This is an optimization exercise on Yosys and OpenROAD, whose aim is small area, a short achievable clock period and few clock cycles per item, not a production implementation. At most, simulation tests tie the RTL to the original design; equivalence was not proved. The series may have gaps, and a smaller design here may also do less where the tests do not look. Only the layout flow was run in runs 3 to 5; the RTL was not checked for function there.

===== flow/design.v =====
module HW3_FPMUL_754SP(Clk, Rst, St, FPmplier, FPmcand, Done, Ovf, Unf, FPproduct);
	input Clk, Rst, St;
	input [31:0] FPmplier, FPmcand;
	output reg [31:0] FPproduct;
	output reg Ovf, Unf, Done;
	wire [47:0] mult_out;
	wire [8:0] expo_out;		 
	reg [22:0] F;
	reg [8:0] E, E_biased;
	reg S;
	reg [1:0] state;
	assign mult_out = ({1'b1, FPmplier[22:0]}) * ({1'b1, FPmcand[22:0]});
	assign expo_out = (FPmplier[30:23] - 8'd127) + (FPmcand[30:23] - 8'd127);
	always @ (posedge Clk)	begin
		Done <= 1'b0;
		Ovf <= 1'b0;
		Unf <= 1'b0;
		if(Rst == 1'b1) begin
			state <= 2'b00;
		end
		else
		case(state)
			0: begin
				if(St == 1'b0)
					state <= 2'b00;
				else
					state <= 2'b01;
			end
			1: begin
				state <= 2'b10;
				S <= FPmplier[31] ^ FPmcand[31];
				if(FPmplier == 32'b0 || FPmcand == 32'b0) begin
					E <= 9'b0;
					E_biased <= 9'b0;
					F <= mult_out[45:23];
				end
				else if(mult_out[47] == 1'b1) begin
					E <= expo_out + 9'b1;
					E_biased <= expo_out + 9'd128;
					F <= mult_out[46:24];
				end
				else begin
					E <= expo_out;
					E_biased <= expo_out + 9'd127;
					F <= mult_out[45:23];
				end
			end
			2: begin
				state <= 2'b0;
				Done <= 1'b1;
				if(E_biased > 8'b11111110)
					Ovf <= 1'b1;
				if(E_biased < 8'b00000001)
					Unf <= 1'b1;
				FPproduct <= {S, E_biased[7:0], F};
			end
			default: begin
				if(St == 1'b0)
					state <= 2'b00;
				else
					state <= 2'b01;
			end
		endcase
	end
endmodule

===== flow/run.sh =====
#!/bin/bash
# synth_recipe.tcl (not shown) runs the flow's synth.tcl, then flattens the netlist and writes it again
# the make line also repeats each setting of config.mk as NAME=value (left out here)
make -C /OpenROAD-flow-scripts/flow DESIGN_CONFIG=/design/flow/config.mk WORK_HOME=/design/flow/orfs CLKGATE_MAP_FILE= SYNTH_SCRIPT=/design/flow/synth_recipe.tcl finish

===== flow/config.mk =====
export PLATFORM = sky130hd
export DESIGN_NAME = HW3_FPMUL_754SP
export DESIGN_NICKNAME = HW3_FPMUL_754SP
export VERILOG_FILES = /design/flow/design.v
export SDC_FILE = /design/flow/constraint.sdc
export NUM_CORES = 4
export LEC_CHECK = 0
export CAP_MARGIN = 20
export CORE_MARGIN = 2
export CORE_UTILIZATION = 40
export SLEW_MARGIN = 20

===== flow/constraint.sdc =====
create_clock -name core_clock -period 8.6 [get_ports {Clk}]
set_input_delay 1.7200 -clock core_clock [delete_from_list [all_inputs] [get_ports {Clk}]]
set_output_delay 1.7200 -clock core_clock [all_outputs]
set_load 0.01 [all_outputs]

**Run 1: selected gate families**

Scale bar: 50 um.
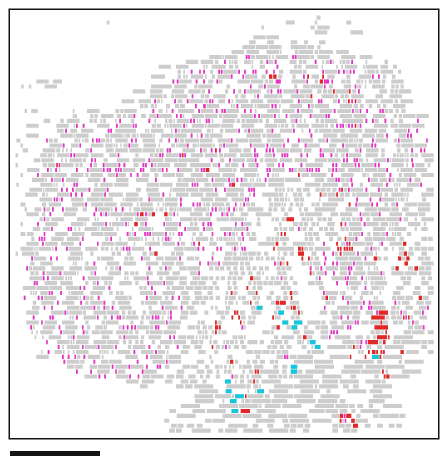
Key: NOR gates = red [cells 121]; multiplexers = cyan [cells 16]; inverters = magenta [cells 603]
commonest non-fill, non-tap cell in the layout: inv_1
non-filler cells, final: 3407
multi-input gate share of the layout cell area: 63.58%

**Run 1: clock tree branches**

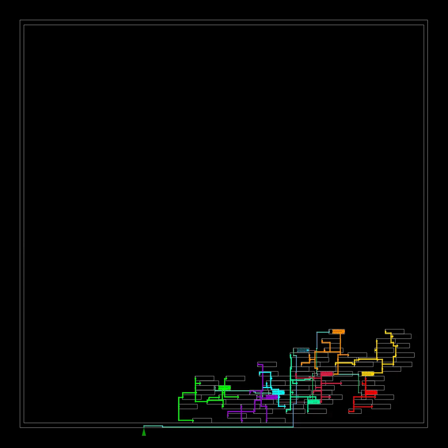
seq_cells: 70
clk root buf: clkbuf_16
TritonCTS Buffers: 9

==> summary.txt, run 1 <==
Total GRT Usage=24.96%; largest area contributor in the netlist=fa_1; Starting Density=40.35%; drt pass-1 iters=7; CP startpoint kind=input port; reg2reg start=state[0]$_SDFF_PP0_; number of placed instances, taps included=3316; final setup vio count=0; syn avg cell area=9.238 um^2; proportion of layout cells with a drive suffix above 1=19.93%; count leader, synth=inv_1; Port Buffers=101; Via density=5.128; fin crit share=98.95%; Cell variety after synth=63; max-slew violations=0; Post-synth top flop=edfxtp_1; placed cell areas=0.02567 mm^2; gpl congestion=0.9213; CP Class=in -> reg; crit-path max FO=5; Crit Reg-Reg Endpoint=Unf$_SDFF_PN0_; Setup WS pre-CTS=-0.7600 ns; run status=finished clean; Reg2Reg Setup Slack=7.11 ns; Total Nets Final=3442; synth cell count leaders=inv_1, fa_1, nand2_1; TNS Setup=0 ns; Post-synth EDFFs=65; Synthesis Warnings=1; post-layout worst setup margin=0.08999 ns; Critical path origin=FPmplier[5]; R2R cell count=6; Hold Violations, Final=0; clock-pin slew on the worst setup and hold paths=0.05 ns; FILL cells=4882; top cells by area, synth=fa_1, ha_1, inv_1, edfxtp_1, and2_1; Die ar.=0.05606 mm^2; Max Buffers Root-to-Sink=2; hold slack final=0.4119 ns; worst slew pin tran=0.9772 ns; Hold Buf Count CTS=0; fraction of registers with async set/reset=0%; total length of routed wires=69300 um; area grow syn2layout=27.33%; Crit path required time=8.75 ns; clock latency (worst-skew pair)=0.33 ns; Sink Count=70; RSZ-0062 raised after global routing=yes; sequential area share after synthesis=9.468%; Min-Delay Path Class=reg -> reg; largest net degree at the start of global routing=35; post-synth top area share=44.52%; Die Y=236.8 um; CP arrival=8.66 ns; io pins=102; CTS tree=done; slew margin rel.=34.85%; drt initial violations=1112; first-pass GRT wire length=106800 um; post-synthesis cell area=0.02167 mm^2; Via Count=17472; vias in the first global route=18811; #FFs+latches synth=70; Die X=236.8 um; max cap viols=0; initial antenna violation count=6; Avg WL per Cell=20.34 um; Max Clock Skew=0.01086 ns; gr ovfl total=0; Fmax=117.5 MHz; DR DRC count=0; Setup crit end kind=flip-flop; post-synthesis cell count=2346; post-route ant nets=0; end of the critical path=F[17]$_DFFE_PP_; Final min period=8.510 ns; DP Wirelength=54840 um; H-tree depth=3
Testbench counts for the RTL of run 1, summed over its fixed seeds: cycles 36,000, ops 12,000.
**Run 1: cells colored by class**

Scale bar: 50 um.
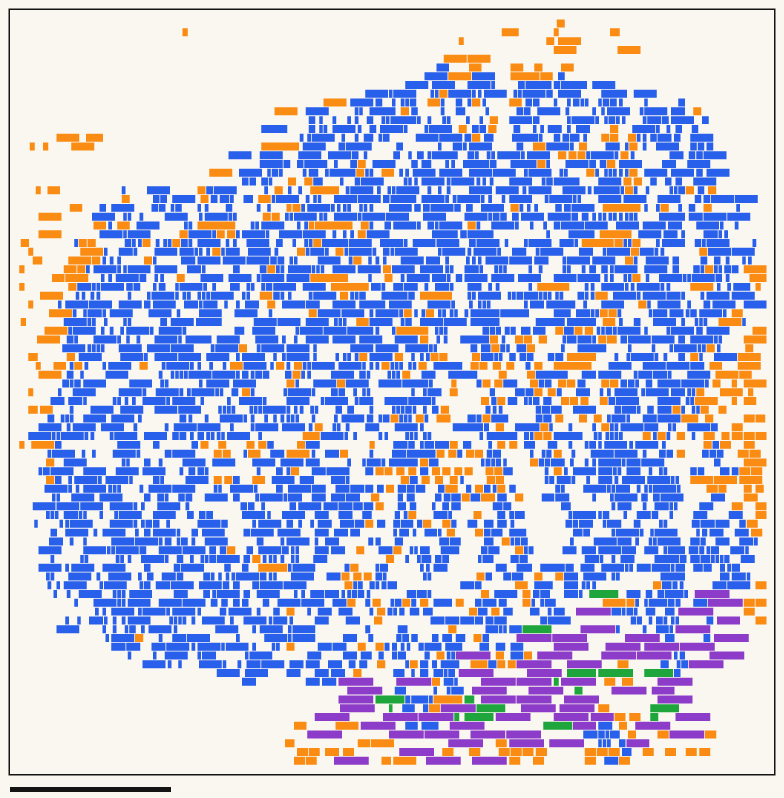
Key: clock drivers and dummy loads = green [cells 16]; combinational and other logic = blue [cells 2171]; other buffers and delay cells = orange [cells 453]; flops = purple [cells 70]
finished layout cell area: 0.02759 mm^2
Seq/total area: 7.436%
Cell Rows: 85
core area: 0.05371 mm^2
Final Core Density: 51.38%

==> run 1: cell type report <==
class	instances	area [um^2]	area share, %
multi-input cells	1568	17540	63.58
inverters	603	2275	8.243
repair buffers	453	4558	16.52
diodes	1	2.502	0.009069
well taps	696	870.8	3.156
clock buffers	10	229.0	0.8298
clock inverters	6	63.81	0.2313
flip-flops and latches	70	2052	7.436
==> run 1: critical path, stage by stage <==
cell	delay (ns)
buf_4	0.15
buf_16	0.14
buf_4	0.16
and2_1	0.16
fa_1	0.53
inv_1	0.05
fa_1	0.52
inv_1	0.05
fa_1	0.48
fa_2	0.59
fa_2	0.44
fa_1	0.50
inv_1	0.05
fa_1	0.48
inv_1	0.07
ha_4	0.30
nand2_1	0.05
or4_4	0.42
a211o_1	0.30
o311ai_4	0.29
a31oi_2	0.14
or4_4	0.46
o21ai_4	0.18
xor2_2	0.17
nor2_1	0.06
a221oi_2	0.17
==> run 1: worst min-delay path by stage <==
stage / startpoint / to / slack, ns / cells after the start
after global routing: F[5]$_DFFE_PP_ / FPproduct[5]$_DFFE_PP_ / 0.42 / 0
after detailed placement: F[19]$_DFFE_PP_ / FPproduct[19]$_DFFE_PP_ / 0.40 / 0
after floorplan: F[0]$_DFFE_PP_ / FPproduct[0]$_DFFE_PP_ / 0.40 / 0
after global placement: F[0]$_DFFE_PP_ / FPproduct[0]$_DFFE_PP_ / 0.40 / 0
final: F[19]$_DFFE_PP_ / FPproduct[19]$_DFFE_PP_ / 0.41 / 0
after CTS: F[19]$_DFFE_PP_ / FPproduct[19]$_DFFE_PP_ / 0.41 / 0
==> run 1: registers in the layout, indices dropped and copies added (netlist names) <==
register	cells
S	1
Unf	1
E_biased	9
state	2
F	23
Ovf	1
FPproduct	32
Done	1
==> run 1: placed cells by master (no fill, tap or decap), drive strengths merged, types with 9 or more instances in the layout <==
| cell type | count |
|---|---|
| nor2b | 10 |
| clkdlybuf4s50 | 56 |
| a21o | 19 |
| xor2 | 14 |
| inv | 601 |
| fa | 482 |
| o21ai | 26 |
| nand2 | 292 |
| buf | 352 |
| and2 | 241 |
| nor4 | 21 |
| ha | 188 |
| clkbuf | 35 |
| a21oi | 45 |
| mux2i | 9 |
| xnor2 | 22 |
| nor2 | 77 |
| nor3 | 10 |
| edfxtp | 65 |
| nand4 | 17 |
==> run 1: logic make-up (layout without fill, tap and decap cells) <==
family / after synthesis / after routing / synth area share [%]
xor+xnor: 36 / 36 / 1.455
fa+ha+maj: 670 / 670 / 55.38
simple gates: 698 / 698 / 15.91
buf+inv: 708 / 1072 / 12.31
mux: 16 / 16 / 0.7794
compound gates: 148 / 148 / 4.700
other cells: 0 / 1 / 0
flops: 70 / 70 / 9.468
==> run 1: per-layer routing <==
layer	wire length [um]	global-route usage [%]	up-vias	share of wire (%)
met2	32780	41.49	646	47
met3	5480	4.395	136	7.9
met4	2554	7.346	4	3.7
met1	28460	33.47	9009	41
met5	26	0	-	0.038
li1	-	-	7677	-
==> run 1: timing repair <==
| action | in CTS | in global routing |
|---|---|---|
| pin swaps | 31 | 89 |
| gates resized for setup | 160 | 201 |
| setup endpoints to repair | 32 | 32 |
| buffers inserted | 31 | 23 |
| cloned | 17 | 5 |
**Run 1: the whole layout, all layers**

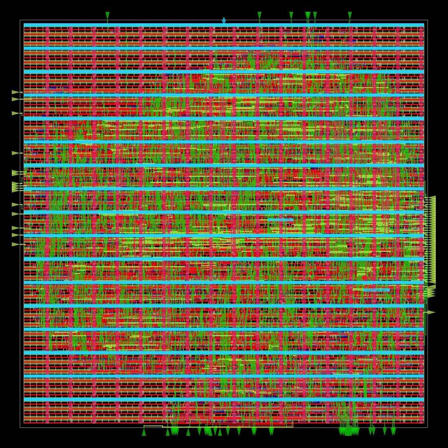

==> run 1 -> run 2 <==
==> flow/design.v (replaced) <==
module HW3_FPMUL_754SP(Clk, Rst, St, FPmplier, FPmcand, Done, Ovf, Unf, FPproduct);
	input Clk, Rst, St;
	input [31:0] FPmplier, FPmcand;
	output reg [31:0] FPproduct;
	output reg Ovf, Unf, Done;
	wire [47:0] mult_out;
	wire [8:0] esum, E;
	wire zero;
	assign mult_out = ({1'b1, FPmplier[22:0]}) * ({1'b1, FPmcand[22:0]});
	assign esum = {1'b0, FPmplier[30:23]} + {1'b0, FPmcand[30:23]} - 9'd127 + {8'd0, mult_out[47]};
	assign zero = (FPmplier == 32'b0) || (FPmcand == 32'b0);
	assign E = zero ? 9'd0 : esum;
	always @ (posedge Clk) begin
		Done <= St & ~Rst;
		if (St) begin
			Ovf <= (E > 9'd254);
			Unf <= (E == 9'd0);
			FPproduct <= {FPmplier[31] ^ FPmcand[31], E[7:0],
			              mult_out[47] ? mult_out[46:24] : mult_out[45:23]};
		end
	end
endmodule
**Run 2: the whole layout, all layers**

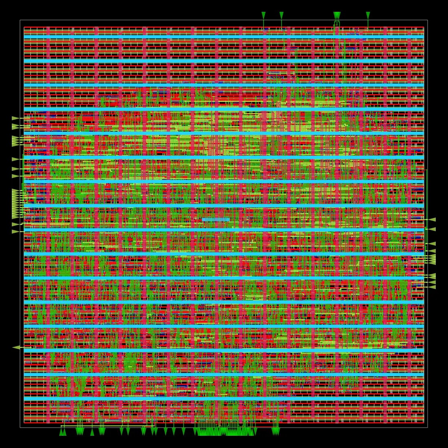
finished layout cell area: 0.02755 mm^2
Cell Rows: 82

**Run 2: placement density heat map**

Scale bar: 50 um. 23 x 23 tiles, from dark purple (low) to yellow (high), 0 to 100% covered.
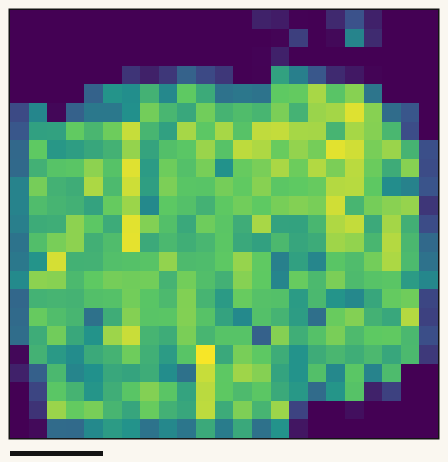
The fullest tile reaches 99%. 25% of the tiles are over 75% full. The emptiest ninth of the die: upper left. The mean over all tiles is 51%. 19% of the tiles are nearly empty.
core area: 0.05027 mm^2
Starting Density: 40.57%
Final Core Density: 54.81%

==> run 2 against run 1 <==
- now fails the layout checks on negative setup slack
- area after synthesis down 5.9%
- sequential share of layout area down 3.7 points
- first-iteration DRC count up 14%
- routed wire length down 0.25%
- setup slack worse by 0.94 ns
- fmax down 9.9%
- clock-buffer cell count down 4
- final area down 0.15%
- critical path type unchanged
==> summary.txt, run 2 <==
max cap viols=0 (unchanged); CTS tree=done; Port Buffers=101 (unchanged); H-tree depth=2 (-1); Synthesis Warnings=1 (unchanged); Die Y=229.8 um (-2.9%); Critical path origin=FPmcand[15]; #FFs+latches synth=35 (-50%); RSZ-0062 raised after global routing=yes; run status=finished with violations; Via Count=17140 (-1.9%); largest net degree at the start of global routing=36 (+2.9%); Crit path required time=8.64 ns (-0.11 ns); fraction of registers with async set/reset=0% (unchanged); Setup crit end kind=flip-flop; post-layout worst setup margin=-0.8485 ns (-0.9385 ns); most frequent cells in the layout=inv_1, fa_1, buf_4, nand2_1, and2_1; hold slack final=1.977 ns (+1.565 ns); fin crit share=109.9% (+11 points); Failing Checks=negative setup slack; final setup vio count=8 (+8); Avg WL per Cell=20.70 um (+1.8%); Post-synth top flop=edfxtp_1; io pins=102 (unchanged); DP Wirelength=52140 um (-4.9%); drt initial violations=1273 (+14%); post-synthesis cell area=0.02040 mm^2 (-5.9%); largest area contributor in the netlist=fa_1; top cells by area, synth=fa_1, ha_1, inv_1, and2_1, nand2_1; max reg flops=32 (unchanged); clk root buf=clkbuf_16; synth cell count leaders=inv_1, fa_1, nand2_1; gpl congestion=0.9246 (+0.36%); post-synth top area share=47.31% (+2.8 points); Total Nets Final=3400 (-1.2%); diode count=0 (-1); Die X=229.8 um (-2.9%); CP peak stage delay=0.56 ns (-0.03 ns); max-slew violations=0 (unchanged); clock-pin slew on the worst setup and hold paths=0.05 ns (about the same); gr ovfl total=0 (unchanged); Fmax=105.8 MHz (-9.9%); sequential area share after synthesis=5.104% (-4.4 points); first-pass GRT wire length=108000 um (+1.1%); drt pass-1 iters=5 (-2); FILL cells=4471 (-8.4%); syn avg cell area=9.085 um^2 (-1.7%); Post-synth EDFFs=34 (-48%); post-synthesis cell count=2245 (-4.3%); worst slew pin tran=0.9860 ns (+0.008764 ns); DR DRC count=0 (unchanged); Via density=5.132 (about the same); area grow syn2layout=35.10%; CP Class=in -> reg
Testbench counts for the RTL of run 2, summed over its fixed seeds: cycles 12,000, ops 12,000.
run 2: cell types whose count changed in the layout (fill, tap and decap cells not counted), sizes merged, moves of 7 or more:
cell    before  now
a21o        19   28
and2       241  218
buf        352  432
bufbuf       7   17
clkbuf      35    6
edfxtp      65   34
inv        601  575
mux2i        9    1
nand2      292  320
nand3        8   15
nor2        77   61
o211ai       2    9
o21ai       26   19
run 2: routing by layer:
layer	GRT usage, %	up-vias	routed length [um]
li1	-	7496	-
met1	33.97	8702	26260
met2	45.61	727	33250
met3	5.221	213	6081
met4	10.89	2	3533
met5	0	-	13
run 2: cells by family after synthesis:
group | count (synthesis) | synth area share, %
AOI/OAI and AO/OA | 149 | 5.533
and+or+nand+nor | 676 | 16.24
muxes | 12 | 0.6564
xor gates and xnor gates | 29 | 1.319
buffers and inverters | 678 | 12.55
adders and majority gates | 666 | 58.60
DFF | 35 | 5.104
run 2: what timing repair did:
action                     4_1_cts  5_1_grt
gates resized for setup        341       78
gates cloned                    32        1
buffers inserted                69        8
setup endpoints to repair       23       22
pin swaps                      137       33
run 2: critical path, delay by kind of cell:
kind            cells  cell delay (ns)
compound gates     11             1.66
fa+ha+maj          10             4.40
simple gates        6             0.67
buf+inv             5             0.64
xor+xnor            2             0.36
run 2: how the worst min path moves through the flow:
stage	slack, ns	cells past startpoint	startpoint	end
global placement	2.25	2	Rst	Done$_DFF_P_
finish	1.98	2	Rst	Done$_DFF_P_
global route	2.00	2	Rst	Done$_DFF_P_
floorplan	1.79	1	Rst	Done$_DFF_P_
CTS	1.97	2	Rst	Done$_DFF_P_
detailed placement	2.27	2	Rst	Done$_DFF_P_
run 2: per-stage QoR:
step                setup slack, ns  setup TNS [ns]  std cells
floorplan                   -0.5870          -1.412       2245
global placement             -1.405          -15.73       3227
detailed placement           -1.508          -17.65       3227
CTS                         -0.7249          -3.173       3333
global route                 -1.115          -5.894       3340
finish                      -0.8485          -3.820       3340
run 2: cell type report:
| cell class | count | area (um^2) | area share, % |
|---|---|---|---|
| clock buffer | 6 | 138.9 | 0.5040 |
| clock inverter | 2 | 35.03 | 0.1271 |
| multi-input combinational | 1532 | 17620 | 63.96 |
| sequential | 35 | 1041 | 3.778 |
| inverter | 579 | 2216 | 8.042 |
| timing repair buffer | 514 | 5658 | 20.53 |
| tap | 672 | 840.8 | 3.051 |
**Run 2: selected gate families**

Scale bar: 50 um.
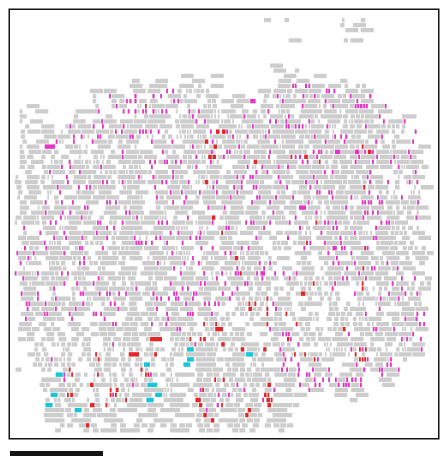

--- run 3: outline of the changes from run 2 ---
flow/design.v: 22 -> 2549 lines; modules unchanged: 0
  HW3_FPMUL_754SP: edited, 22 -> 1744 lines
  fpm_cpa: new, 786 lines
  fpm_benc: new, 7 lines
  fpm_fa: new, 6 lines
  fpm_ha: new, 6 lines
==> module fpm_ha as of run 3 <==
module fpm_ha(a, b, s, co);
	input a, b;
	output s, co;
	assign s = a ^ b;
	assign co = a & b;
endmodule
==> module fpm_benc as of run 3 <==
module fpm_benc(b2, b1, b0, one, two, neg);
	input b2, b1, b0;
	output one, two, neg;
	assign one = b1 ^ b0;
	assign two = (b2 & ~b1 & ~b0) | (~b2 & b1 & b0);
	assign neg = b2 & ~(b1 & b0);
endmodule
==> module fpm_fa as of run 3 <==
module fpm_fa(a, b, c, s, co);
	input a, b, c;
	output s, co;
	assign s = a ^ b ^ c;
	assign co = (a & b) | (a & c) | (b & c);
endmodule
==> flow/flow/run.sh (new file) <==
#!/bin/bash
set -euo pipefail
export BUFFER_PORTS_ARGS="-buffer_cell sky130_fd_sc_hd__buf_1"
bash standard.sh > standard.log 2>&1
==> flow/standard.sh (new file) <==
#!/bin/bash
# synth_recipe.tcl (not shown) runs the flow's synth.tcl, then flattens the netlist and writes it again
# the make line also repeats each setting of config.mk as NAME=value (left out here)
make -C /OpenROAD-flow-scripts/flow DESIGN_CONFIG=/design/flow/config.mk WORK_HOME=/design/flow/orfs CLKGATE_MAP_FILE= SYNTH_SCRIPT=/design/flow/synth_recipe.tcl "${@:-finish}"
--- a/flow/config.mk
+++ b/flow/config.mk
@@ -9,3 +9,6 @@
 export CORE_MARGIN = 2
 export CORE_UTILIZATION = 40
+export SETUP_SLACK_MARGIN = 2
 export SLEW_MARGIN = 20
+export SYNTH_HIERARCHICAL = 1
+export SYNTH_MINIMUM_KEEP_SIZE = 0
removed: flow/run.sh
**Run 3: selected gate families**

Scale bar: 50 um.
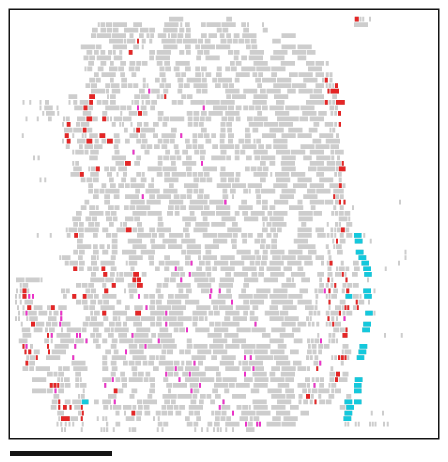
multi-input gate share of the layout cell area: 79.70%
commonest non-fill, non-tap cell in the layout: xnor2_1
non-filler cells, final: 2258

==> run 3 against run 2 <==
- now clean on timing, DRC and antenna
- utilization is 12 points lower
- first-iteration DRC count increased by 5.0%
- area after synthesis is 17% lower
- setup slack gained 3.3 ns
- global-route usage shrank 3.2 points
- cell count shrank 32%
- hold slack got worse by 0.47 ns
- final area down 35%
==> summary.txt, run 3 <==
Setup crit end kind=flip-flop; RSZ-0062 raised after global routing=no; DP Wirelength=39060 um (-25%); DR DRC count=0 (unchanged); #FFs+latches synth=83 (+140%); post-synth top area share=30.02% (-17 points); hold_sp=Rst; Via Count=13428 (-22%); Crit path required time=8.83 ns (+0.19 ns); gr ovfl total=0 (unchanged); Hold Buf Count CTS=0; postcts setup bufs=0 (-100%); Cell Rows=75 (-8.5%); hold slack final=1.511 ns (-0.4665 ns); worst slew pin tran=1.028 ns (+0.04194 ns); GR peak layer=met2; fin crit share=71.38% (-38 points); synth cell count leaders=xnor2_1, a22oi_1, fa_1; largest area contributor in the netlist=fa_1; placed cell areas=0.01754 mm^2; clock-pin slew on the worst setup and hold paths=0.06 ns (about the same); drt initial violations=1337 (+5.0%); routing usage on met1=33.15% (-0.83 points); Die Y=209.8 um (-8.7%); core area=0.04185 mm^2 (-17%); Post-synth EDFFs=0 (-100%); gpl congestion=0.8942 (-3.3%); GR Util met3=4.923% (-0.30 points); most frequent cells in the layout=xnor2_1, a22oi_1, fa_1, ha_1, buf_1; post-layout worst setup margin=2.461 ns (+3.310 ns); Via density=5.947 (+16%); post-synthesis cell count=1743 (-22%); drt pass-1 iters=6 (+1); CP peak stage delay=0.62 ns (+0.06 ns); post-synthesis cell area=0.01694 mm^2 (-17%); Setup WS pre-CTS=2.153 ns (+3.661 ns); Starting Density=40.48% (-0.095 points); Fmax=162.9 MHz (+54%); run status=finished clean; area grow syn2layout=5.510%; largest net degree at the start of global routing=27 (-25%); post-cts resize count=0 (-100%); top cells by area, synth=fa_1, xnor2_1, a22oi_1, dfxtp_1, ha_1; fraction of registers with async set/reset=0% (unchanged); Port Buffers=101 (unchanged); Post-synth top flop=dfxtp_1; max-slew violations=0 (unchanged); Total Nets Final=2153 (-37%); io pins=102 (unchanged); CTS tree=done; first-pass GRT wire length=80800 um (-25%); Avg WL per Cell=22.77 um (+10%); sequential area share after synthesis=9.809% (+4.7 points); diode count=0 (unchanged); clk root buf=clkbuf_16; routing usage on met2=36.74% (-8.9 points); finished layout cell area=0.01787 mm^2 (-35%); max cap viols=0 (unchanged); TNS Setup=0 ns (+3.820 ns); Die X=209.8 um (-8.7%); Synthesis Warnings=7 (+6)
**Run 3: clock tree branches**

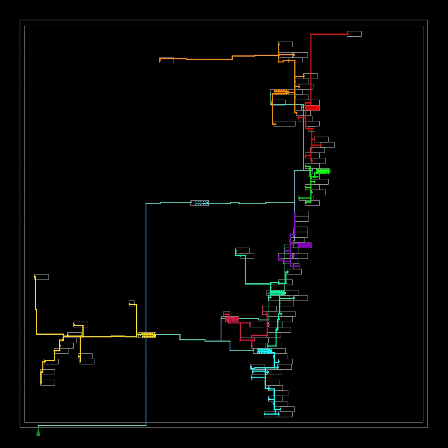
Sink Count: 83
H-tree depth: 3
seq_cells: 83

==> run 3: cell types whose count changed in the layout (fill, tap and decap cells not counted), sizes merged, moves of 56 or more <==
cell,change
a22oi,+263
and2,-216
buf,-287
clkdlybuf4s50,-56
dfxtp,+82
fa,-228
ha,-66
inv,-506
nand2,-247
xnor2,+300
==> run 3: worst paths after layout <==
check | to | slack, ns | cells after the start
worst max-delay path | ry[11]$_DFF_P_ | 2.46 | 11
worst min-delay path | Done$_DFF_P_ | 1.51 | 2
==> run 3: area by class of cell <==
cell class / count / area, um^2
fill: 4104 / 23980
multi-input combinational: 1409 / 14240
sequential: 83 / 1662
timing repair buffer: 146 / 718.2
tap: 539 / 674.4
inverter: 65 / 244.0
clock buffer: 9 / 225.2
clock inverter: 7 / 105.1
==> run 3: cells by family (layout without fill, tap and decap cells) <==
family | after synthesis | in the layout | share of synthesized area [%]
XOR/XNOR | 333 | 333 | 17.22
buffers and inverters | 256 | 227 | 6.404
adder cells (fa/ha/maj) | 372 | 372 | 38.73
AND/OR/NAND/NOR | 235 | 235 | 7.113
flip-flops | 83 | 83 | 9.809
AO/OA/AOI/OAI | 438 | 438 | 19.06
other | 1 | 6 | 0.02214
multiplexers | 25 | 25 | 1.647
==> run 3: Yosys stat by module (local to each module, per instance) <==
module,cell area (um^2),cells
fpm_ha,12.51,1
fpm_fa,20.02,1
HW3_FPMUL_754SP,8538,1050
fpm_benc,41.29,5
fpm_cpa,2016,297
==> run 3: worst max-delay path: cells and delay by family <==
kind                       cells  cell delay (ns)
and+or+nand+nor                1             0.14
AOI/OAI and AO/OA              2             0.80
buffers and inverters          1             0.60
adders and majority gates      6             2.73
xor gates and xnor gates       1             0.35
==> run 3: through the flow <==
| stage | instances | util [%] |
|---|---|---|
| floorplan | 1748 | - |
| global route | 2258 | 42.71 |
| global placement | 2242 | 41.92 |
| finish | 2258 | 42.71 |
| CTS | 2258 | 42.71 |
| detailed placement | 2242 | 41.92 |
==> run 3: metal layers <==
metal | up-vias | part of all wire (%)
li1 | 5967 | -
met1 | 6642 | 42
met2 | 718 | 45
met3 | 101 | 10
met4 | 0 | 2.9
met5 | - | 0
**Run 3: register map, names as in the netlist**

Scale bar: 50 um. Other sequential cells in the stronger gray, the rest of the logic in the fainter gray.
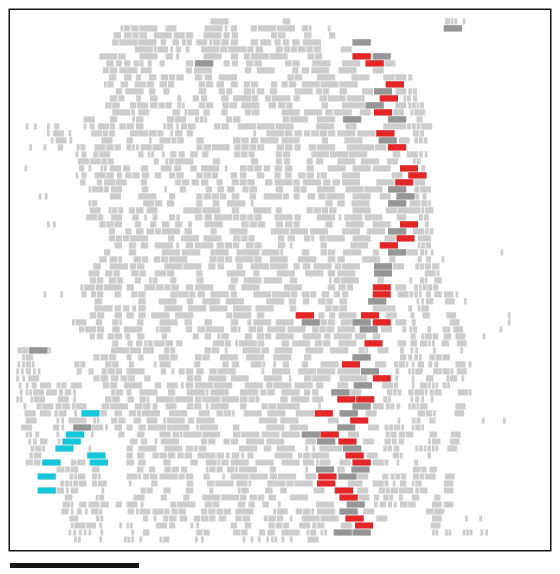

==> run 3 -> run 4 <==
--- a/flow/design.v
+++ b/flow/design.v
@@ -1031,4 +1031,74 @@
 	wire g1022;
 	wire p1023;
+	wire g1024;
+	wire p1025;
+	wire g1026;
+	wire p1027;
+	wire g1028;
+	wire p1029;
+	wire g1030;
+	wire p1031;
+	wire g1032;
+	wire p1033;
+	wire g1034;
+	wire p1035;
+	wire g1036;
+	wire p1037;
+	wire g1038;
+	wire p1039;
+	wire g1040;
+	wire p1041;
+	wire g1042;
+	wire p1043;
+	wire g1044;
+	wire p1045;
+	wire g1046;
+	wire p1047;
+	wire g1048;
+	wire p1049;
+	wire g1050;
+	wire p1051;
+	wire g1052;
+	wire p1053;
+	wire g1054;
+	wire p1055;
+	wire g1056;
+	wire p1057;
+	wire g1058;
+	wire p1059;
+	wire g1060;
+	wire p1061;
+	wire g1062;
+	wire p1063;
+	wire g1064;
+	wire p1065;
+	wire g1066;
+	wire p1067;
+	wire g1068;
+	wire p1069;
+	wire g1070;
+	wire p1071;
+	wire g1072;
+	wire p1073;
+	wire g1074;
+	wire p1075;
+	wire g1076;
+	wire p1077;
+	wire g1078;
+	wire p1079;
+	wire g1080;
+	wire p1081;
+	wire g1082;
+	wire p1083;
+	wire g1084;
+	wire p1085;
+	wire g1086;
+	wire p1087;
+	wire g1088;
+	wire p1089;
+	wire g1090;
+	wire p1091;
+	wire g1092;
+	wire p1093;
 	assign bp7 = ((one1 & FPmplier[0])) ^ neg3;
 	assign bp8 = ((one1 & FPmplier[1]) | (two2 & FPmplier[0])) ^ neg3;
@@ -1416,4 +1486,74 @@
 	assign g1022 = g1020 | (p1021 & g1008);
 	assign p1023 = p1021 & p1009;
+	assign g1024 = s462 & s464;
+	assign p1025 = s462 ^ s464;
+	assign g1026 = c465 & s478;
+	assign p1027 = c465 ^ s478;
+	assign g1028 = c479 & s492;
+	assign p1029 = c479 ^ s492;
+	assign g1030 = c493 & s508;
+	assign p1031 = c493 ^ s508;
+	assign g1032 = c509 & s524;
+	assign p1033 = c509 ^ s524;
+	assign g1034 = c525 & s542;
+	assign p1035 = c525 ^ s542;
+	assign g1036 = c543 & s560;
+	assign p1037 = c543 ^ s560;
+	assign g1038 = c561 & s580;
+	assign p1039 = c561 ^ s580;
+	assign g1040 = c581 & s600;
+	assign p1041 = c581 ^ s600;
+	assign g1042 = c601 & s622;
+	assign p1043 = c601 ^ s622;
+	assign g1044 = c623 & s644;
+	assign p1045 = c623 ^ s644;
+	assign g1046 = c645 & s666;
+	assign p1047 = c645 ^ s666;
+	assign g1048 = c667 & s688;
+	assign p1049 = c667 ^ s688;
+	assign g1050 = s710 & c689;
+	assign p1051 = s710 ^ c689;
+	assign g1052 = c711 & s732;
+	assign p1053 = c711 ^ s732;
+	assign g1054 = s752 & s754;
+	assign p1055 = s752 ^ s754;
+	assign g1056 = c755 & s774;
+	assign p1057 = c755 ^ s774;
+	assign g1058 = c775 & s794;
+	assign p1059 = c775 ^ s794;
+	assign g1060 = c795 & s812;
+	assign p1061 = c795 ^ s812;
+	assign g1062 = c813 & s830;
+	assign p1063 = c813 ^ s830;
+	assign g1064 = c831 & s846;
+	assign p1065 = c831 ^ s846;
+	assign g1066 = s862 & c847;
+	assign p1067 = s862 ^ c847;
+	assign g1068 = c863 & s876;
+	assign p1069 = c863 ^ s876;
+	assign g1070 = c877 & s890;
+	assign p1071 = c877 ^ s890;
+	assign g1072 = c891 & s902;
+	assign p1073 = c891 ^ s902;
+	assign g1074 = s914 & c903;
+	assign p1075 = s914 ^ c903;
+	assign g1076 = c915 & s924;
+	assign p1077 = c915 ^ s924;
+	assign g1078 = s934 & c925;
+	assign p1079 = s934 ^ c925;
+	assign g1080 = c935 & s942;
+	assign p1081 = c935 ^ s942;
+	assign g1082 = s950 & c943;
+	assign p1083 = s950 ^ c943;
+	assign g1084 = c951 & s956;
+	assign p1085 = c951 ^ s956;
+	assign g1086 = s962 & c957;
+	assign p1087 = s962 ^ c957;
+	assign g1088 = c963 & s966;
+	assign p1089 = c963 ^ s966;
+	assign g1090 = s970 & c967;
+	assign p1091 = s970 ^ c967;
+	assign g1092 = s972 & c971;
+	assign p1093 = s972 ^ c971;
 	fpm_benc ue0_0 (.b2(FPmcand[1]), .b1(FPmcand[0]), .b0(1'b0), .one(one1), .two(two2), .neg(neg3));
 	fpm_benc ue0_1 (.b2(FPmcand[1]), .b1(FPmcand[0]), .b0(1'b0), .one(one4), .two(two5), .neg(neg6));
@@ -1724,6 +1864,6 @@
 	fpm_ha us970 (.a(c965), .b(s968), .s(s970), .co(c971));
 	fpm_ha us972 (.a(neg355), .b(c969), .s(s972), .co(c973));
-	wire [34:0] nx = {s972, s970, c963, s962, c951, s950, c935, s934, c915, s914, c891, c877, c863, s862, c831, c813, c795, c775, c755, s752, c711, s710, c667, c645, c623, c601, c581, c561, c543, c525, c509, c493, c479, c465, s462};
-	wire [34:0] ny = {c971, c967, s966, c957, s956, c943, s942, c925, s924, c903, s902, s890, s876, c847, s846, s830, s812, s794, s774, s754, s732, c689, s688, s666, s644, s622, s600, s580, s560, s542, s524, s508, s492, s478, s464};
+	wire [34:0] nx = {g1092, g1090, g1088, g1086, g1084, g1082, g1080, g1078, g1076, g1074, g1072, g1070, g1068, g1066, g1064, g1062, g1060, g1058, g1056, g1054, g1052, g1050, g1048, g1046, g1044, g1042, g1040, g1038, g1036, g1034, g1032, g1030, g1028, g1026, g1024};
+	wire [34:0] ny = {p1093, p1091, p1089, p1087, p1085, p1083, p1081, p1079, p1077, p1075, p1073, p1071, p1069, p1067, p1065, p1063, p1061, p1059, p1057, p1055, p1053, p1051, p1049, p1047, p1045, p1043, p1041, p1039, p1037, p1035, p1033, p1031, p1029, p1027, p1025};
 	always @ (posedge Clk) begin
 		Done <= St & ~Rst;
@@ -1747,74 +1887,4 @@
 	input rcin;
 	output [47:23] m;
-	wire g1024;
-	wire p1025;
-	wire g1026;
-	wire p1027;
-	wire g1028;
-	wire p1029;
-	wire g1030;
-	wire p1031;
-	wire g1032;
-	wire p1033;
-	wire g1034;
-	wire p1035;
-	wire g1036;
-	wire p1037;
-	wire g1038;
-	wire p1039;
-	wire g1040;
-	wire p1041;
-	wire g1042;
-	wire p1043;
-	wire g1044;
-	wire p1045;
-	wire g1046;
-	wire p1047;
-	wire g1048;
-	wire p1049;
-	wire g1050;
-	wire p1051;
-	wire g1052;
-	wire p1053;
-	wire g1054;
-	wire p1055;
-	wire g1056;
-	wire p1057;
-	wire g1058;
-	wire p1059;
-	wire g1060;
-	wire p1061;
-	wire g1062;
-	wire p1063;
-	wire g1064;
-	wire p1065;
-	wire g1066;
-	wire p1067;
-	wire g1068;
-	wire p1069;
-	wire g1070;
-	wire p1071;
-	wire g1072;
-	wire p1073;
-	wire g1074;
-	wire p1075;
-	wire g1076;
-	wire p1077;
-	wire g1078;
-	wire p1079;
-	wire g1080;
-	wire p1081;
-	wire g1082;
-	wire p1083;
-	wire g1084;
-	wire p1085;
-	wire g1086;
-	wire p1087;
-	wire g1088;
-	wire p1089;
-	wire g1090;
-	wire p1091;
-	wire g1092;
-	wire p1093;
 	wire g1094;
 	wire g1095;
@@ -2137,145 +2207,75 @@
 	wire sum1412;
 	wire sum1413;
-	assign g1024 = rx[0] & ry[0];
-	assign p1025 = rx[0] ^ ry[0];
-	assign g1026 = rx[1] & ry[1];
-	assign p1027 = rx[1] ^ ry[1];
-	assign g1028 = rx[2] & ry[2];
-	assign p1029 = rx[2] ^ ry[2];
-	assign g1030 = rx[3] & ry[3];
-	assign p1031 = rx[3] ^ ry[3];
-	assign g1032 = rx[4] & ry[4];
-	assign p1033 = rx[4] ^ ry[4];
-	assign g1034 = rx[5] & ry[5];
-	assign p1035 = rx[5] ^ ry[5];
-	assign g1036 = rx[6] & ry[6];
-	assign p1037 = rx[6] ^ ry[6];
-	assign g1038 = rx[7] & ry[7];
-	assign p1039 = rx[7] ^ ry[7];
-	assign g1040 = rx[8] & ry[8];
-	assign p1041 = rx[8] ^ ry[8];
-	assign g1042 = rx[9] & ry[9];
-	assign p1043 = rx[9] ^ ry[9];
-	assign g1044 = rx[10] & ry[10];
-	assign p1045 = rx[10] ^ ry[10];
-	assign g1046 = rx[11] & ry[11];
-	assign p1047 = rx[11] ^ ry[11];
-	assign g1048 = rx[12] & ry[12];
-	assign p1049 = rx[12] ^ ry[12];
-	assign g1050 = rx[13] & ry[13];
-	assign p1051 = rx[13] ^ ry[13];
-	assign g1052 = rx[14] & ry[14];
-	assign p1053 = rx[14] ^ ry[14];
-	assign g1054 = rx[15] & ry[15];
-	assign p1055 = rx[15] ^ ry[15];
-	assign g1056 = rx[16] & ry[16];
-	assign p1057 = rx[16] ^ ry[16];
-	assign g1058 = rx[17] & ry[17];
-	assign p1059 = rx[17] ^ ry[17];
-	assign g1060 = rx[18] & ry[18];
-	assign p1061 = rx[18] ^ ry[18];
-	assign g1062 = rx[19] & ry[19];
-	assign p1063 = rx[19] ^ ry[19];
-	assign g1064 = rx[20] & ry[20];
-	assign p1065 = rx[20] ^ ry[20];
-	assign g1066 = rx[21] & ry[21];
-	assign p1067 = rx[21] ^ ry[21];
-	assign g1068 = rx[22] & ry[22];
-	assign p1069 = rx[22] ^ ry[22];
-	assign g1070 = rx[23] & ry[23];
-	assign p1071 = rx[23] ^ ry[23];
-	assign g1072 = rx[24] & ry[24];
-	assign p1073 = rx[24] ^ ry[24];
-	assign g1074 = rx[25] & ry[25];
-	assign p1075 = rx[25] ^ ry[25];
-	assign g1076 = rx[26] & ry[26];
-	assign p1077 = rx[26] ^ ry[26];
-	assign g1078 = rx[27] & ry[27];
-	assign p1079 = rx[27] ^ ry[27];
-	assign g1080 = rx[28] & ry[28];
-	assign p1081 = rx[28] ^ ry[28];
-	assign g1082 = rx[29] & ry[29];
-	assign p1083 = rx[29] ^ ry[29];
-	assign g1084 = rx[30] & ry[30];
-	assign p1085 = rx[30] ^ ry[30];
-	assign g1086 = rx[31] & ry[31];
-	assign p1087 = rx[31] ^ ry[31];
-	assign g1088 = rx[32] & ry[32];
-	assign p1089 = rx[32] ^ ry[32];
-	assign g1090 = rx[33] & ry[33];
-	assign p1091 = rx[33] ^ ry[33];
-	assign g1092 = rx[34] & ry[34];
-	assign p1093 = rx[34] ^ ry[34];
-	assign g1094 = g1024 | (p1025 & rcin);
-	assign g1095 = g1026 | (p1027 & g1094);
-	assign p1096 = p1027 & p1025;
-	assign g1097 = g1028 | (p1029 & g1026);
-	assign p1098 = p1029 & p1027;
-	assign g1099 = g1030 | (p1031 & g1028);
-	assign p1100 = p1031 & p1029;
-	assign g1101 = g1032 | (p1033 & g1030);
-	assign p1102 = p1033 & p1031;
-	assign g1103 = g1034 | (p1035 & g1032);
-	assign p1104 = p1035 & p1033;
-	assign g1105 = g1036 | (p1037 & g1034);
-	assign p1106 = p1037 & p1035;
-	assign g1107 = g1038 | (p1039 & g1036);
-	assign p1108 = p1039 & p1037;
-	assign g1109 = g1040 | (p1041 & g1038);
-	assign p1110 = p1041 & p1039;
-	assign g1111 = g1042 | (p1043 & g1040);
-	assign p1112 = p1043 & p1041;
-	assign g1113 = g1044 | (p1045 & g1042);
-	assign p1114 = p1045 & p1043;
-	assign g1115 = g1046 | (p1047 & g1044);
-	assign p1116 = p1047 & p1045;
-	assign g1117 = g1048 | (p1049 & g1046);
-	assign p1118 = p1049 & p1047;
-	assign g1119 = g1050 | (p1051 & g1048);
-	assign p1120 = p1051 & p1049;
-	assign g1121 = g1052 | (p1053 & g1050);
-	assign p1122 = p1053 & p1051;
-	assign g1123 = g1054 | (p1055 & g1052);
-	assign p1124 = p1055 & p1053;
-	assign g1125 = g1056 | (p1057 & g1054);
-	assign p1126 = p1057 & p1055;
-	assign g1127 = g1058 | (p1059 & g1056);
-	assign p1128 = p1059 & p1057;
-	assign g1129 = g1060 | (p1061 & g1058);
-	assign p1130 = p1061 & p1059;
-	assign g1131 = g1062 | (p1063 & g1060);
-	assign p1132 = p1063 & p1061;
-	assign g1133 = g1064 | (p1065 & g1062);
-	assign p1134 = p1065 & p1063;
-	assign g1135 = g1066 | (p1067 & g1064);
-	assign p1136 = p1067 & p1065;
-	assign g1137 = g1068 | (p1069 & g1066);
-	assign p1138 = p1069 & p1067;
-	assign g1139 = g1070 | (p1071 & g1068);
-	assign p1140 = p1071 & p1069;
-	assign g1141 = g1072 | (p1073 & g1070);
-	assign p1142 = p1073 & p1071;
-	assign g1143 = g1074 | (p1075 & g1072);
-	assign p1144 = p1075 & p1073;
-	assign g1145 = g1076 | (p1077 & g1074);
-	assign p1146 = p1077 & p1075;
-	assign g1147 = g1078 | (p1079 & g1076);
-	assign p1148 = p1079 & p1077;
-	assign g1149 = g1080 | (p1081 & g1078);
-	assign p1150 = p1081 & p1079;
-	assign g1151 = g1082 | (p1083 & g1080);
-	assign p1152 = p1083 & p1081;
-	assign g1153 = g1084 | (p1085 & g1082);
-	assign p1154 = p1085 & p1083;
-	assign g1155 = g1086 | (p1087 & g1084);
-	assign p1156 = p1087 & p1085;
-	assign g1157 = g1088 | (p1089 & g1086);
-	assign p1158 = p1089 & p1087;
-	assign g1159 = g1090 | (p1091 & g1088);
-	assign p1160 = p1091 & p1089;
-	assign g1161 = g1092 | (p1093 & g1090);
-	assign p1162 = p1093 & p1091;
+	assign g1094 = rx[0] | (ry[0] & rcin);
+	assign g1095 = rx[1] | (ry[1] & g1094);
+	assign p1096 = ry[1] & ry[0];
+	assign g1097 = rx[2] | (ry[2] & rx[1]);
+	assign p1098 = ry[2] & ry[1];
+	assign g1099 = rx[3] | (ry[3] & rx[2]);
+	assign p1100 = ry[3] & ry[2];
+	assign g1101 = rx[4] | (ry[4] & rx[3]);
+	assign p1102 = ry[4] & ry[3];
+	assign g1103 = rx[5] | (ry[5] & rx[4]);
+	assign p1104 = ry[5] & ry[4];
+	assign g1105 = rx[6] | (ry[6] & rx[5]);
+	assign p1106 = ry[6] & ry[5];
+	assign g1107 = rx[7] | (ry[7] & rx[6]);
+	assign p1108 = ry[7] & ry[6];
+	assign g1109 = rx[8] | (ry[8] & rx[7]);
+	assign p1110 = ry[8] & ry[7];
+	assign g1111 = rx[9] | (ry[9] & rx[8]);
+	assign p1112 = ry[9] & ry[8];
+	assign g1113 = rx[10] | (ry[10] & rx[9]);
+	assign p1114 = ry[10] & ry[9];
+	assign g1115 = rx[11] | (ry[11] & rx[10]);
+	assign p1116 = ry[11] & ry[10];
+	assign g1117 = rx[12] | (ry[12] & rx[11]);
+	assign p1118 = ry[12] & ry[11];
+	assign g1119 = rx[13] | (ry[13] & rx[12]);
+	assign p1120 = ry[13] & ry[12];
+	assign g1121 = rx[14] | (ry[14] & rx[13]);
+	assign p1122 = ry[14] & ry[13];
+	assign g1123 = rx[15] | (ry[15] & rx[14]);
+	assign p1124 = ry[15] & ry[14];
+	assign g1125 = rx[16] | (ry[16] & rx[15]);
+	assign p1126 = ry[16] & ry[15];
+	assign g1127 = rx[17] | (ry[17] & rx[16]);
+	assign p1128 = ry[17] & ry[16];
+	assign g1129 = rx[18] | (ry[18] & rx[17]);
+	assign p1130 = ry[18] & ry[17];
+	assign g1131 = rx[19] | (ry[19] & rx[18]);
+	assign p1132 = ry[19] & ry[18];
+	assign g1133 = rx[20] | (ry[20] & rx[19]);
+	assign p1134 = ry[20] & ry[19];
+	assign g1135 = rx[21] | (ry[21] & rx[20]);
+	assign p1136 = ry[21] & ry[20];
+	assign g1137 = rx[22] | (ry[22] & rx[21]);
+	assign p1138 = ry[22] & ry[21];
+	assign g1139 = rx[23] | (ry[23] & rx[22]);
+	assign p1140 = ry[23] & ry[22];
+	assign g1141 = rx[24] | (ry[24] & rx[23]);
+	assign p1142 = ry[24] & ry[23];
+	assign g1143 = rx[25] | (ry[25] & rx[24]);
+	assign p1144 = ry[25] & ry[24];
+	assign g1145 = rx[26] | (ry[26] & rx[25]);
+	assign p1146 = ry[26] & ry[25];
+	assign g1147 = rx[27] | (ry[27] & rx[26]);
+	assign p1148 = ry[27] & ry[26];
+	assign g1149 = rx[28] | (ry[28] & rx[27]);
+	assign p1150 = ry[28] & ry[27];
+	assign g1151 = rx[29] | (ry[29] & rx[28]);
+	assign p1152 = ry[29] & ry[28];
+	assign g1153 = rx[30] | (ry[30] & rx[29]);
+	assign p1154 = ry[30] & ry[29];
+	assign g1155 = rx[31] | (ry[31] & rx[30]);
+	assign p1156 = ry[31] & ry[30];
+	assign g1157 = rx[32] | (ry[32] & rx[31]);
+	assign p1158 = ry[32] & ry[31];
+	assign g1159 = rx[33] | (ry[33] & rx[32]);
+	assign p1160 = ry[33] & ry[32];
+	assign g1161 = rx[34] | (ry[34] & rx[33]);
+	assign p1162 = ry[34] & ry[33];
 	assign g1163 = g1097 | (p1098 & g1094);
-	assign p1164 = p1098 & p1025;
+	assign p1164 = p1098 & ry[0];
 	assign g1165 = g1099 | (p1100 & g1095);
 	assign p1166 = p1100 & p1096;
@@ -2343,5 +2343,5 @@
 	assign p1228 = p1162 & p1158;
 	assign g1229 = g1167 | (p1168 & g1094);
-	assign p1230 = p1168 & p1025;
+	assign p1230 = p1168 & ry[0];
 	assign g1231 = g1169 | (p1170 & g1095);
 	assign p1232 = p1170 & p1096;
@@ -2405,5 +2405,5 @@
 	assign p1290 = p1228 & p1220;
 	assign g1291 = g1237 | (p1238 & g1094);
-	assign p1292 = p1238 & p1025;
+	assign p1292 = p1238 & ry[0];
 	assign g1293 = g1239 | (p1240 & g1095);
 	assign p1294 = p1240 & p1096;
@@ -2459,5 +2459,5 @@
 	assign p1344 = p1290 & p1274;
 	assign g1345 = g1307 | (p1308 & g1094);
-	assign p1346 = p1308 & p1025;
+	assign p1346 = p1308 & ry[0];
 	assign g1347 = g1309 | (p1310 & g1095);
 	assign p1348 = p1310 & p1096;
@@ -2497,34 +2497,34 @@
 	assign p1382 = p1344 & p1312;
 	assign g1383 = g1377 | (p1378 & g1094);
-	assign p1384 = p1378 & p1025;
+	assign p1384 = p1378 & ry[0];
 	assign g1385 = g1379 | (p1380 & g1095);
 	assign p1386 = p1380 & p1096;
 	assign g1387 = g1381 | (p1382 & g1163);
 	assign p1388 = p1382 & p1164;
-	assign sum1389 = p1045 ^ g1293;
-	assign sum1390 = p1047 ^ g1295;
-	assign sum1391 = p1049 ^ g1297;
-	assign sum1392 = p1051 ^ g1299;
-	assign sum1393 = p1053 ^ g1301;
-	assign sum1394 = p1055 ^ g1303;
-	assign sum1395 = p1057 ^ g1305;
-	assign sum1396 = p1059 ^ g1345;
-	assign sum1397 = p1061 ^ g1347;
-	assign sum1398 = p1063 ^ g1349;
-	assign sum1399 = p1065 ^ g1351;
-	assign sum1400 = p1067 ^ g1353;
-	assign sum1401 = p1069 ^ g1355;
-	assign sum1402 = p1071 ^ g1357;
-	assign sum1403 = p1073 ^ g1359;
-	assign sum1404 = p1075 ^ g1361;
-	assign sum1405 = p1077 ^ g1363;
-	assign sum1406 = p1079 ^ g1365;
-	assign sum1407 = p1081 ^ g1367;
-	assign sum1408 = p1083 ^ g1369;
-	assign sum1409 = p1085 ^ g1371;
-	assign sum1410 = p1087 ^ g1373;
-	assign sum1411 = p1089 ^ g1375;
-	assign sum1412 = p1091 ^ g1383;
-	assign sum1413 = p1093 ^ g1385;
+	assign sum1389 = ry[10] ^ g1293;
+	assign sum1390 = ry[11] ^ g1295;
+	assign sum1391 = ry[12] ^ g1297;
+	assign sum1392 = ry[13] ^ g1299;
+	assign sum1393 = ry[14] ^ g1301;
+	assign sum1394 = ry[15] ^ g1303;
+	assign sum1395 = ry[16] ^ g1305;
+	assign sum1396 = ry[17] ^ g1345;
+	assign sum1397 = ry[18] ^ g1347;
+	assign sum1398 = ry[19] ^ g1349;
+	assign sum1399 = ry[20] ^ g1351;
+	assign sum1400 = ry[21] ^ g1353;
+	assign sum1401 = ry[22] ^ g1355;
+	assign sum1402 = ry[23] ^ g1357;
+	assign sum1403 = ry[24] ^ g1359;
+	assign sum1404 = ry[25] ^ g1361;
+	assign sum1405 = ry[26] ^ g1363;
+	assign sum1406 = ry[27] ^ g1365;
+	assign sum1407 = ry[28] ^ g1367;
+	assign sum1408 = ry[29] ^ g1369;
+	assign sum1409 = ry[30] ^ g1371;
+	assign sum1410 = ry[31] ^ g1373;
+	assign sum1411 = ry[32] ^ g1375;
+	assign sum1412 = ry[33] ^ g1383;
+	assign sum1413 = ry[34] ^ g1385;
 	assign m = {sum1413, sum1412, sum1411, sum1410, sum1409, sum1408, sum1407, sum1406, sum1405, sum1404, sum1403, sum1402, sum1401, sum1400, sum1399, sum1398, sum1397, sum1396, sum1395, sum1394, sum1393, sum1392, sum1391, sum1390, sum1389};
 endmodule
**Run 4: register map, names as in the netlist**

Scale bar: 50 um. Other sequential cells in the stronger gray, the rest of the logic in the fainter gray.
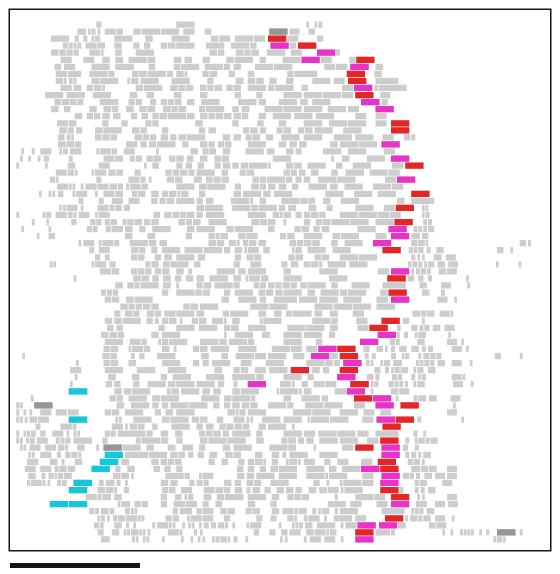
Key: `ry` = magenta [flops 35]; `re0` = cyan [flops 9, where lower left]; `rx` = red [flops 34]
Another 4 sequential cells are not colored.
Seq/total area: 9.331%
Final Core Density: 42.89%
register area: 0.001642 mm^2

==> run 4 against run 3 <==
- highest routed layer unchanged
- utilization up 0.18 points
- synthesized cell count decreased by 3.6%
- die area down 1.5%
- non-clock buffer count up 3
- hold slack lost 0.017 ns
- final area shrank 1.6%
- fmax down 3.1%
- routed wire length shrank 2.7%
- first-iteration DRC count up 4.5%
- sequential cell count is 1 lower
==> summary.txt, run 4 <==
run status=finished clean; drt pass-1 iters=6 (unchanged); Synthesis Warnings=7 (unchanged); Cell Rows=74 (-1.3%); postcts setup bufs=0 (unchanged); gr ovfl total=0 (unchanged); drt initial violations=1397 (+4.5%); post-synthesis cell area=0.01668 mm^2 (-1.5%); Starting Density=40.68% (+0.20 points); Die X=208.2 um (-0.74%); post-cts resize count=0 (unchanged); max cap viols=0 (unchanged); largest net degree at the start of global routing=27 (unchanged); Via density=5.944 (about the same); io pins=102 (unchanged); Die Y=208.2 um (-0.74%); FILL cells=3947 (-3.8%); post-synthesis cell count=1680 (-3.6%); Crit path required time=8.86 ns (+0.03 ns); most frequent cells in the layout=xnor2_1, a22oi_1, fa_1, ha_1, buf_1; H-tree depth=3 (unchanged); CTS tree=done; TNS Setup=0 ns (unchanged); worst slew pin tran=1.077 ns (+0.04878 ns); max-slew violations=0 (unchanged); Setup WS pre-CTS=1.891 ns (-0.2623 ns); core area=0.04102 mm^2 (-2.0%); gpl congestion=0.9297 (+4.0%); commonest non-fill, non-tap cell in the layout=xnor2_1; Sink Count=82 (-1.2%); clk root buf=clkbuf_16; RSZ-0062 raised after global routing=no; Hold Buf Count CTS=0 (unchanged); first-pass GRT wire length=77910 um (-3.6%); Setup crit end kind=flip-flop; DR DRC count=0 (unchanged)
**Run 4: selected gate families**

Scale bar: 50 um.
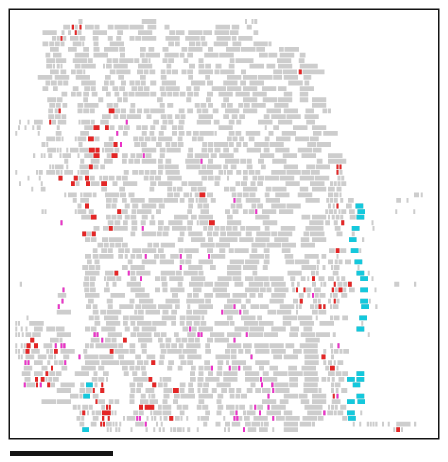
Key: NOR gates = red [cells 85, where spread over the die]; multiplexers = cyan [cells 26]; inverters = magenta [cells 62]
non-filler cells, final: 2195
multi-input gate share of the layout cell area: 79.47%

==> run 4: cell type report <==
type	count	share of cell area, %
Clock buffer	10	1.302
Clock inverter	6	0.5548
Inverter	62	1.323
Multi-Input combinational cell	1354	79.47
Sequential cell	82	9.331
Tap cell	532	3.784
Timing Repair Buffer	149	4.239
==> run 4: per-layer routing <==
metal	GRT usage, %	vias up	routed length, um	part of all wire [%]
li1	-	5752	-	-
met1	32.77	6546	22020	44
met2	35.54	679	22060	44
met3	4.332	70	4660	9.3
met4	7.889	0	1278	2.6
met5	0	-	0	0
==> run 4: final timing paths <==
check                    from              to  cells past startpoint
setup / recovery  FPmcand[13]  ry[16]$_DFF_P_                     12
hold / removal            Rst    Done$_DFF_P_                      2
==> run 4: through the flow <==
stage,cell area [um^2],utilization (%),cells
final,17590,42.89,2195
after global routing,17590,42.89,2195
after detailed placement,17260,42.07,2179
after CTS,17580,42.87,2195
after global placement,17260,42.07,2179
after floorplan,16700,-,1685
==> run 4: worst max-delay path, delay by kind of cell <==
kind / cells / cell delay, ns
XOR/XNOR: 1 / 0.22
AND/OR/NAND/NOR: 1 / 0.14
AO/OA/AOI/OAI: 2 / 0.86
buffers and inverters: 1 / 0.57
adder cells (fa/ha/maj): 7 / 3.08
**Run 4: metal 3**

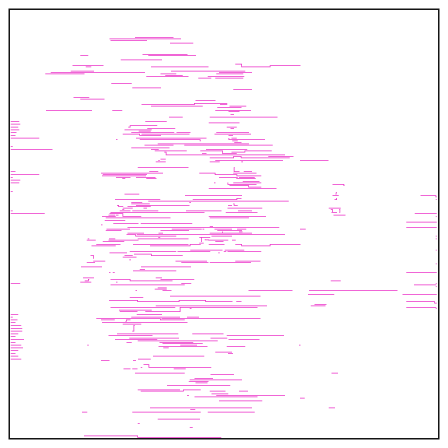

--- run 5: outline of the changes from run 4 ---
flow/design.v: 2549 -> 2544 lines; modules unchanged: 3
  HW3_FPMUL_754SP: edited, 1884 -> 2525 lines
  removed: fpm_cpa
--- a/flow/config.mk
+++ b/flow/config.mk
@@ -9,5 +9,5 @@
 export CORE_MARGIN = 2
 export CORE_UTILIZATION = 40
-export SETUP_SLACK_MARGIN = 2
+export SETUP_SLACK_MARGIN = 3
 export SLEW_MARGIN = 20
 export SYNTH_HIERARCHICAL = 1
**Run 5: metal 3**

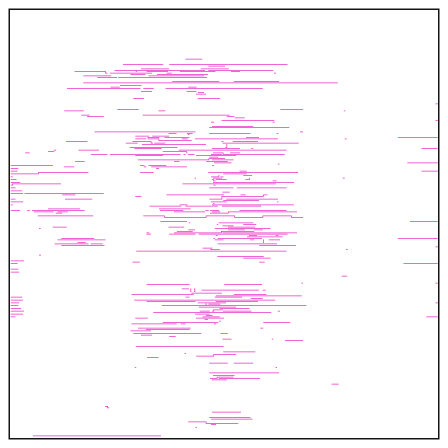
The wires run mostly horizontal. 194 nets have wire on it.
total length of routed wires: 50990 um
GR Util met3: 4.629%
Via Count: 13310

**Run 5: selected gate families**

Scale bar: 50 um.
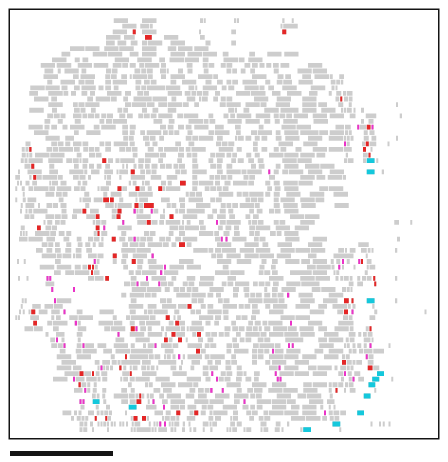
multi-input gate share of the layout cell area: 79.03%
non-filler cells, final: 2235

==> run 5 against run 4 <==
- via count up 2.0%
- fmax grew 16%
- final area rose by 2.4%
- setup slack better by 0.85 ns
- largest cell class unchanged
- routed wire length rose by 1.9%
- hold slack improved by 0.0029 ns
- global-route usage rose by 0.32 points
- non-clock buffer count increased by 12
==> summary.txt, run 5 <==
run status=finished clean; gr ovfl total=0 (unchanged); TNS Setup=0 ns (unchanged); finished layout cell area=0.01802 mm^2 (+2.4%); Synthesis Warnings=7 (unchanged); H-tree depth=3 (unchanged); max-slew violations=0 (unchanged); io pins=102 (unchanged); count leader, synth=xnor2_1; Starting Density=40.59% (-0.091 points); drt pass-1 iters=6 (unchanged); DP Wirelength=37720 um; placed cell areas=0.01738 mm^2 (+0.72%); Post-synth top flop=dfxtp_1; diode count=0; Cell Rows=74 (unchanged); Sink Count=82 (unchanged); Worst Path Buf+Inv=1 (unchanged); FILL cells=3976 (+0.73%); Die X=207.8 um (-0.22%); gpl congestion=0.9113 (-2.0%); post-synthesis cell count=1687 (+0.42%); max cap viols=0 (unchanged); post-synthesis cell area=0.01661 mm^2 (-0.45%); number of placed instances, taps included=2206 (+1.2%); commonest non-fill, non-tap cell in the layout=xnor2_1; first-pass GRT wire length=79130 um (+1.6%); Worst path top cell family by delay=adder cells; area grow syn2layout=8.497%; worst slew pin tran=1.075 ns (-0.001914 ns); CTS tree=done; clk root buf=clkbuf_16; DR DRC count=0 (unchanged); most frequent cells in the layout=xnor2_1, a22oi_1, fa_1, ha_1, buf_1; core area=0.04092 mm^2 (-0.23%); largest net degree at the start of global routing=57 (+110%); Via density=5.955 (+0.19%); Die Y=207.8 um (-0.22%); Crit path required time=8.86 ns (about the same); RSZ-0062 raised after global routing=yes; drt initial violations=1165 (-17%); Setup crit end kind=flip-flop
==> run 5: changes by cell type in the layout (fill, tap and decap cells not counted), sizes merged, moves of 9 or more <==
cell,delta
nor2,-9
mux2,-17
buf,+11
o21ai,+12
a21oi,+19
xor2,-12
==> run 5: path summary, 6_finish.rpt <==
kind / startpoint / depth (start not counted) / to / slack (ns)
max: FPmcand[5] / 11 / ry[9]$_DFF_P_ / 3.12
min: Rst / 2 / Done$_DFF_P_ / 1.50
==> run 5: modules after synthesis (local to each module, per instance) <==
module,flops+latches,times used,cells inside
HW3_FPMUL_754SP,82,1,1291
fpm_benc,0,22,5
fpm_fa,0,257,1
fpm_ha,0,29,1
==> run 5: cell type report <==
type / instances / area, um^2 / share of cell area [%]
Tap cell: 532 / 665.6 / 3.694
Timing Repair Buffer: 161 / 895.9 / 4.971
Inverter: 65 / 244.0 / 1.354
Clock inverter: 7 / 106.4 / 0.5902
Clock buffer: 9 / 225.2 / 1.250
Sequential cell: 82 / 1642 / 9.109
Multi-Input combinational cell: 1379 / 14240 / 79.03
==> run 5: repair_timing <==
| item | in CTS | in global routing |
|---|---|---|
| cloned | 0 | 1 |
| hold endpoints to repair | 0 | 0 |
| hold buffers | 0 | 0 |
| setup buffers | 1 | 11 |
| endpoints found under the setup margin | 66 | 33 |
| gates resized for setup | 26 | 17 |
| pin swaps | 1 | 8 |
==> run 5: cell families after synthesis <==
kind of cell / share of synthesized area [%]
compound gates: 20.45
fa+ha+maj: 39.65
xor+xnor: 17.08
buf+inv: 5.499
simple gates: 6.636
flops: 9.883
mux: 0.7683
other cells: 0.02258
==> run 5: stage by stage <==
step	util, %	worst slack, ns	hold WS, ns
finish	44.04	3.117	1.497
detailed placement	42.47	2.366	1.884
global placement	42.47	2.458	1.872
floorplan	-	3.010	1.792
global route	44.04	2.948	1.500
CTS	43.56	3.014	1.482
==> run 5: layer usage <==
| metal | up-vias | track usage [%] | routed length [um] |
|---|---|---|---|
| met1 | 6735 | 31.58 | 21770 |
| met2 | 592 | 37.76 | 23770 |
| met3 | 88 | 4.629 | 4197 |
| met5 | - | 0 | 11 |
| li1 | 5893 | - | - |
| met4 | 2 | 8.144 | 1235 |

afterwards: timing with drivers on the ports:
In the flow no input, the clock included, has a driving cell. The finished layouts below were timed again as built, in two steps. Step 1, drivers: a clkbuf_16 drives Clk and a buf_2 each remaining input, both assumed. Step 2 also shifts input and output timing later by t, the mid clock arrival at the registers, as if the neighbouring blocks saw the same clock. a / b / c = ideal / step 1 / step 2; a / b = the first two.
| run | shift t [ns] | setup WS [ns] | worst hold slack (ns) | latest minus earliest clock arrival (ns) |
|---|---|---|---|---|
| run 1 | 0.364 | 0.090 / 0.096 / -0.269 | 0.412 / 0.412 / 0.412 | 0.011 / 0.011 |
| run 2 | 0.312 | -0.849 / -0.859 / -1.171 | 1.977 / 1.966 / 2.278 | 0.003 / 0.003 |
| run 3 | 0.414 | 2.461 / 2.488 / 2.074 | 1.511 / 1.478 / 1.893 | 0.022 / 0.021 |
| run 4 | 0.412 | 2.265 / 2.279 / 1.867 | 1.494 / 1.472 / 1.885 | 0.011 / 0.011 |
| run 5 | 0.428 | 3.117 / 3.122 / 2.694 | 1.497 / 1.464 / 1.892 | 0.012 / 0.012 |
Met with ideal ports but missed after step 2: setup timing in run 1. The setup slack of run 5, which loses most, moves by +0.005 ns with the drivers and by -0.423 ns with both steps.
